This design comes from an exercise in tuning for small area on the open sky130 flow, not from production work.
Only simulation tests tie the RTL to the original design; equivalence was not proved.
Power and IR drop assume default switching activity.

File: design.v
`timescale 1ns / 1ps
module ddr_ctrl(
    input                       clk                     ,
    input                       rst                     ,
    input                       init_calib_complete     ,
    input       [63:0]          app_rd_data             ,
    input                       app_rd_data_end         ,
    input                       app_rd_data_valid       ,
    input                       app_rdy                 ,
    input                       app_wdf_rdy             ,
    output  wire[31:0]          app_addr                ,
    output  wire[2:0]           app_cmd                 ,
    output  reg                 app_en                  ,
    output  wire[63:0]          app_wdf_data            ,
    output  wire[31:0]          app_wdf_mask            ,
    output  wire                app_wdf_end             ,
    output  wire                app_wdf_wren            ,
    output  reg                 ddrdata_test_err
  );
    reg                         rd                      ;
    reg                         px                      ;
    reg         [7:0]           cnt                     ;
    reg         [7:0]           bcnt                    ;
    wire        go      = app_rdy & app_wdf_rdy;
    wire        last    = cnt[7] & cnt[6] & cnt[2] & cnt[1];
    wire        pend    = cnt[7] & cnt[6] & cnt[3];
    assign  app_wdf_wren        =   app_en & ~rd & go;
    assign  app_wdf_end         =   app_wdf_wren;
    assign  app_cmd             =   {px, px, rd};
    assign  app_addr            =   {{19{px}}, rd ? {cnt, 2'd0} : {2'd0, cnt}, {3{px}}};
    assign  app_wdf_data        =   {{56{px}}, cnt};
    assign  app_wdf_mask        =   {32{px}};
    always @(posedge clk or posedge rst)
    begin
        if (rst)
        begin
            app_en  <= 1'b0;
            rd      <= 1'b0;
            px      <= 1'b1;
            cnt     <= 8'd0;
        end
        else if (app_en)
        begin
            if (go)
            begin
                if (last)
                begin
                    app_en  <= 1'b0;
                    rd      <= 1'b1;
                    px      <= rd;
                    cnt     <= 8'd0;
                end
                else
                    cnt     <= cnt + 8'd1;
            end
        end
        else if (px)
        begin
            if (rd)
            begin
                if (pend)
                begin
                    rd      <= 1'b0;
                    px      <= 1'b0;
                    cnt     <= 8'd0;
                end
                else
                    cnt     <= cnt + 8'd1;
            end
            else if (init_calib_complete)
                px      <= 1'b0;
        end
        else if (go)
            app_en  <= 1'b1;
    end
    always @(posedge clk)
    begin
        if (app_en & ~rd)
            bcnt    <= 8'd0;
        else if (app_rd_data_valid)
            bcnt    <= bcnt + 8'd1;
    end
    always @(posedge clk or posedge rst)
    begin
        if (rst)
            ddrdata_test_err    <= 1'b0;
        else if (app_rd_data_valid && app_rd_data != {56'd0, bcnt})
            ddrdata_test_err    <= 1'b1;
    end
endmodule
File: run.sh
#!/bin/bash
# synth_recipe.tcl (not shown) runs the flow's synth.tcl, then flattens the netlist and writes it again
# the make line also repeats each setting of config.mk as NAME=value (left out here)
make -C /OpenROAD-flow-scripts/flow DESIGN_CONFIG=/design/flow/config.mk WORK_HOME=/design/flow/orfs CLKGATE_MAP_FILE= SYNTH_SCRIPT=/design/flow/synth_recipe.tcl finish
File: config.mk
export PLATFORM = sky130hd
export DESIGN_NAME = ddr_ctrl
export DESIGN_NICKNAME = ddr_ctrl
export VERILOG_FILES = /design/flow/design.v
export SDC_FILE = /design/flow/constraint.sdc
export NUM_CORES = 4
export LEC_CHECK = 0
export CAP_MARGIN = 20
export CORE_MARGIN = 2
export CORE_UTILIZATION = 40
export SLEW_MARGIN = 20
File: constraint.sdc
create_clock -name core_clock -period 5.0 [get_ports {clk}]
set_input_delay 1.0000 -clock core_clock [delete_from_list [all_inputs] [get_ports {clk}]]
set_output_delay 1.0000 -clock core_clock [all_outputs]
set_load 0.01 [all_outputs]
==> run summary <==
Status:
- The flow ran to the end and the layout has no timing, DRC or antenna violations.

Power:
- For this design the static power due to leakage is 1.42 nW.
- The power attributed to sequential cells is around 0.30 mW.
- Ranked by power, first place goes to combinational logic.
- Per report_power, the Combinational row totals 0.336 mW.
- VDD sags by at most about 0.29 mV.
- The part of the total power dissipated in combinational logic is 0.445.
- The areal power density over the cells is about 220 nW/um^2.
- The power in the clock group is 0.122 mW.
- Of the total power, the share spent switching nets is 0.351.
- The internal power contribution is 0.491 mW.

Timing:
- At the pin with the least slew margin, the transition time is 0.807 ns.
- Setup violations remaining at the end of the flow were counted as 0.
- Setup repair after global routing left no endpoint under its margin.
- The max-slew violation count is 0.
- In the finished design, the share of the clock period the worst path needs comes to 0.686.
- Adding up every negative setup slack in the final design gives 0 ns.
- Based on the critical path, the design can be clocked at up to between 0.2 and 0.3 GHz.
- The minimum hold slack is 0.519 ns.
- Measured against its own limit, the worst slew margin works out to 0.462.
- For the finished layout, the period the worst path requires is about 3.4 ns.
- Clock skew on the completed layout was measured at roughly 0.0057 ns.

Route:
- The DRC violations left is 0.
- Summed over all nets, wire length on met3 after detailed routing comes to 395 um.
- In this run, the number of DRC markers left after iteration 0 of detailed routing was 67.
- The first detailed-routing pass took 4 iterations.
- The final route contains ~1900 vias.
- The post-route met1 wirelength is 2530 um.
- The topmost layer with routed signal wires is met4.
- Summed over all nets, wire length on met2 after detailed routing comes to 3080 um.

Critical path:
- The startpoint of the worst-slack reg-to-reg timing path is rd$_DFFE_PP0P_.
- The total number of cells along the worst setup path is 4.
- The launching element of the worst setup path is app_wdf_rdy.
- The critical path goes through clkdlybuf4s50_1 -> nand2_1 -> nor2b_1 -> clkdlybuf4s50_1.
- The worst setup path is launched from an input port.
- The cell depth of the worst flop-to-flop path is 4.
- The required time of the worst setup path is 4.00 ns.
- The most critical setup path has its endpoint at app_wdf_end.
- The data arrival time of the worst path is around 2.4 ns.
- The worst register-to-register path ends at cnt[2]$_DFFE_PP0P_.
- The kind of end point of the critical path is a primary output.
- The standard cell with the maximum stage delay on the critical path is clkdlybuf4s50_1.
- On the critical path the largest part of the delay comes from buffers and inverters.
- By instance count, the cell type seen most on the critical path is clkdlybuf4s50_1.
- The worst-path maximum fanout is 3.
- For this run, the slowest stage of the critical path takes approximately 0.60 ns.
- The start-to-end type of the worst setup path is input port to primary output.
- Setup slack on the worst reg-to-reg path comes out at 3.27 ns.

Place:
- Detailed placement finished with a half-perimeter wire length of about 5000 um.
- The number of placed instances, taps included, is 414.
- The total of buffers placed on input and output ports is around 200.
- The final RePlAce weighted congestion is 0.804.
- The placement-stage cell area is 3410 sq um.

Global route:
- The met3 layer usage reported by global route is 0.0430.
- The met2 demand-to-capacity share in global routing is 0.338.
- The busiest layer in global routing is met2.
- The combined global-route utilization of all metal layers is 0.188.
- The largest net degree at the start of global routing is 108.
- The number of antenna violations at the first check in global routing came to 0.
- The total overflow reported by the global router is 0.
- The first global-routing pass estimated 9270 um of wire.
- The number of global-route vias before repair is 1823.

Min path:
- The startpoint identified for the worst hold timing path is bcnt[7]$_SDFFE_PP0P_.
- The worst min-delay path category is flip-flop to flip-flop.
- The worst hold path cell count is 2.

Clocking:
- The number of post-CTS setup repair buffers is 0.
- The clock latency reported for the late side of the worst-skew pair is 0.26 ns.
- TritonCTS built the clock tree.
- The total clock buffers created by CTS is 3.
- CTS saw 20 sinks.
- The buffer type at the clock tree root is clkbuf_8.
- The number of cells upsized or downsized after cts is 0.
- The number of H-tree branching levels is 1.
- The number of hold buffers added after cts is 0.
- The clock passes through at most 2 buffers.
- The register clock-pin slew on the reported worst setup and hold paths is 0.07 ns.

Layout:
- The filler cells instantiated in the layout total ~420.
- Counting plain and timing-repair buffers in the layout gives around 210.
- Of the cells placed in the final design, the portion with a size suffix greater than 1 is 0.0575.
- The area added between synthesis and finish is 59.7%.
- The multi-input combinational cell area is around 800 sq um.
- The layout clock buffer count is 4.
- Of the total standard cell area in the layout, the sequential portion is 0.133.
- The register cell area after layout is 462 sq um.
- The post-layout instance count excluding filler cells is 418.
- The layout inverter count without the clock tree is 4.
- The multi-input combinational area share is 0.231.
- The antenna diode instance count is 0.
- 115 cells are multi-input combinational gates.
- Measured on the final layout, buffering overhead outside the clock network stands at 0.591.
- Measured on the final layout, the clock distribution area share stands at 0.0159.
- After the last flow step, the layout net total stands at 422.
- The cell kind with the greatest summed area is non-clock buffers.

Yosys:
- For this run, the register share of the synthesized area comes to 0.213.
- When the netlist entered floorplanning its net count stood at 332.
- The synthesized netlist occupies a cell area of about 2200 sq um.
- The mux share of post-synthesis cell area is 0.0357.
- Synthesis inferred 20 register bits.
- Among all cell types in the netlist, the one instantiated most often is buf_4.
- In the post-synthesis netlist, the biggest area contributors are buf_4 40%, dfrtp_1 13%, dfxtp_1 7.4%, nor4_1 4.3%, mux2_2 3.1%.
- For this run, the number of Yosys warnings is 1.
- Counting flops with a built-in enable in the synthesized netlist gives 0.
- The fraction of the mapped netlist area in simple logic gates is 0.172.
- For this run, the leading register cell type out of synthesis is dfrtp_1.
- The post-synthesis share of cell area spent on xor and xnor gates is 0.0524.
- The cell accounting for the most synthesized area is buf_4.
- After synthesis, the most frequently instantiated cells are 116 x buf_4, 15 x nor4_1, 11 x dfrtp_1.
- Of the total synthesized cell area, the portion taken by full adders, half adders and majority gates is 0.0115.
- Averaged over all synthesized cells, the footprint is roughly 8.4 sq um.
- The post-synthesis cell count is 259.
- The post-synthesis compound-gate area fraction is 0.0962.
- The number of unique standard cell types used by synthesis is 39.
- The share of synthesized area in the top cell type comes to 0.401.
- By area, the combinational part of the netlist is dominated by buffers and inverters.
- Of all flip-flops after synthesis, the portion carrying an async set or reset was 0.600.

Die:
- The tapcell count is 70.
- For this configuration, the core starts out at a cell density of 0.420.
- The die height is 77.7 um.
- The horizontal die dimension is 77.7 um.
- The die covers 6040 sq um.
- In this run the standard cell core region covers 5170 sq um.

Flow run:
- The max-cap check violation count is 0.
-- stage by stage --
stage                     total power [mW]  setup WS (ns)  utilization
after floorplan                      0.459           2.25            -
after global placement               0.630           1.56        0.660
after detailed placement             0.638           1.56        0.660
after CTS                            0.761           1.55        0.671
after global routing                 0.813           1.48        0.671
final                                0.757           1.57        0.671
-- layout by cell type (no fill, tap or decap), drive strengths merged --
cell,instances
mux2i,1
clkbuf,4
nor2,10
xor2,7
and3,7
o211ai,1
o211a,1
o31ai,2
mux2,6
dfstp,1
o2bb2ai,1
a41oi,2
a22o,6
nor3,1
nor4,15
and2,3
nand2,7
inv,4
xnor2,6
nor2b,7
o21ai,9
nand4,9
dfxtp,8
clkdlybuf4s50,204
ha,2
a31oi,1
o22ai,1
dfrtp,11
buf,1
nand3,4
or3,2
a21oi,4
-- registers in the layout (all words and copies together), names as in the netlist --
register,cells
cnt,8
rd,1
ddrdata_test_err,1
app_en,1
px,1
bcnt,8
-- cells by family (layout without fill, tap and decap cells) --
kind of cell             Yosys count  in the layout
AND/OR/NAND/NOR                   65             65
AO/OA/AOI/OAI                     28             28
multiplexers                       7              7
flip-flops                        20             20
buffers and inverters            124            213
adder cells (fa/ha/maj)            2              2
XOR/XNOR                          13             13
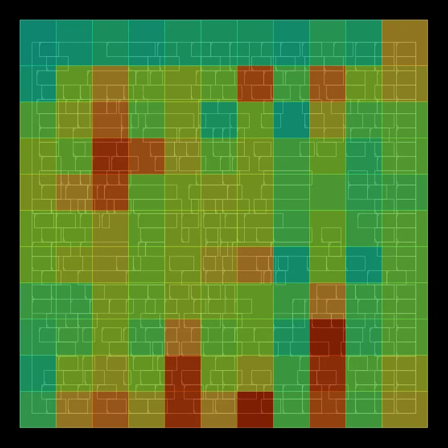
*Routing congestion map*
global routing usage on met1: 0.230
utilization after layout: 0.671
post-DR wirelength/cell: 14.5 um

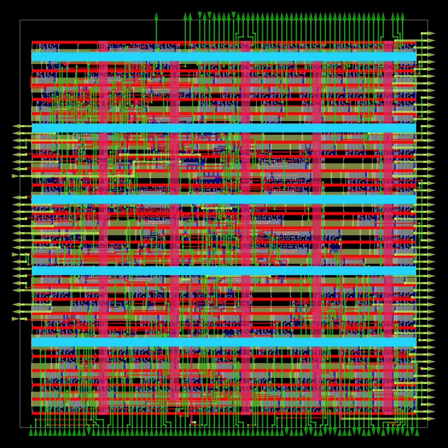
*Final layout*
number of cell rows: 26
DRT Wirelength: 6060 um
post-route cell area: 3470 sq um

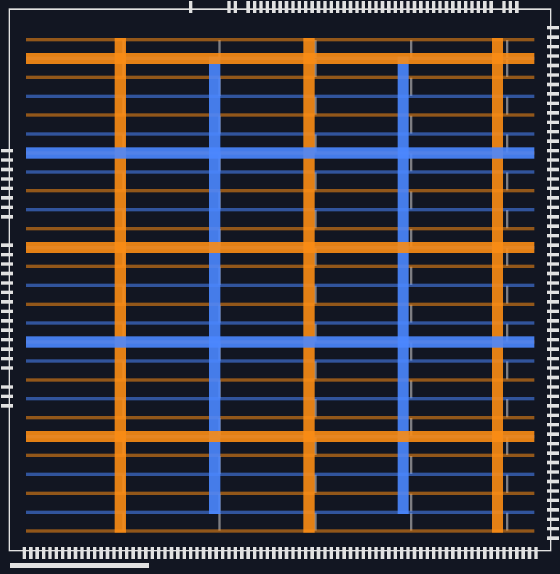
*Supply network*
Bar = 20 um. Pins as bars on the die edge. Tap cells in gray.
Key: VSS = orange; VDD = blue
70 tap cells. The core has 26 rows.

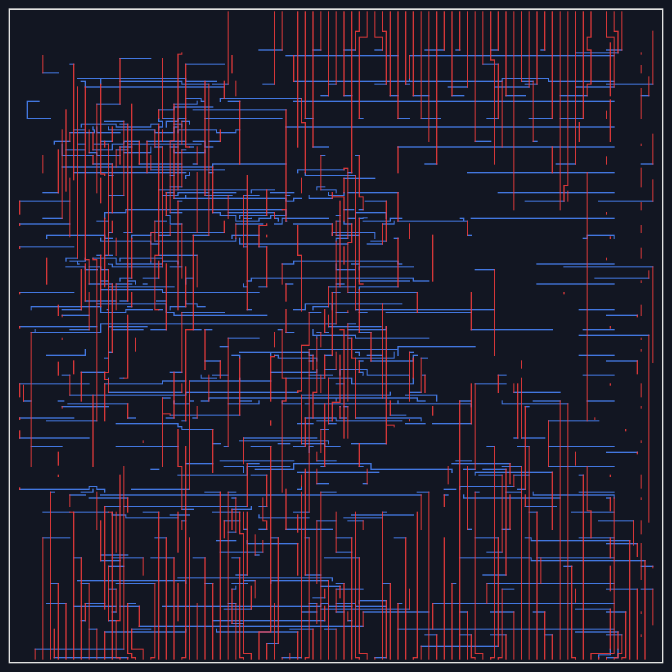
*Metal layers overlaid*
Only two layers are drawn.
Key: metal 1 = blue [wire length 2530 um]; metal 2 = red [wire length 3080 um]

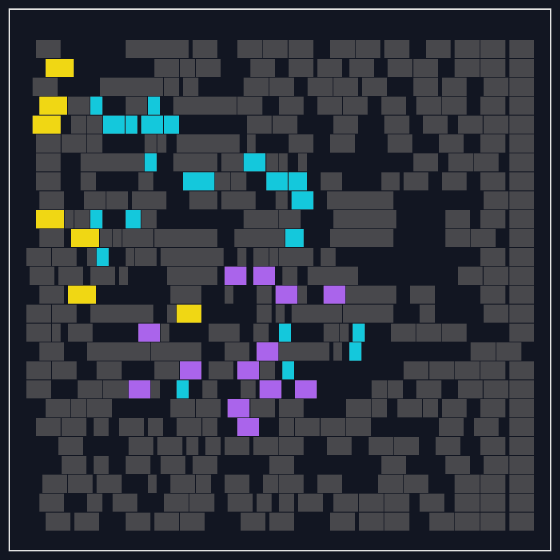
*Logic cells by family*
Key: inverting AOI/OAI gates = cyan [cells 21, most used o21ai_1]; multiplexers = yellow [cells 7, most used mux2_2]; XOR/XNOR gates = purple [cells 13, most used xor2_1]

[re-timing with driven ports]
No port has a modelled driver above. Below, the same layout with a new extraction and two added sets of constraints.
Step 1 (the two cells are an assumption about what drives the block):
set clk [get_ports {clk}]
set_driving_cell -lib_cell sky130_fd_sc_hd__clkbuf_16 $clk
set_driving_cell -lib_cell sky130_fd_sc_hd__buf_2 [delete_from_list [all_inputs] $clk]
Step 2 adds t to the input delays and takes it off the output delays; t is the mean of the earliest and latest rising clock arrival at the registers after step 1. Input paths then give back, and output paths get back, about the clock's delay inside the block.
a / b / c = ideal / step 1 / step 2; a / b = the first two.
t (ns): 0.277
slack for setup (ns): 1.569 / 1.536 / 1.536
hold WS [ns]: 0.519 / 0.519 / 0.519
worst setup path after step 2: input to output
After both steps setup and hold are still met in this run. The setup slack of this run moves by -0.033 ns with the drivers and by -0.033 ns with both steps.
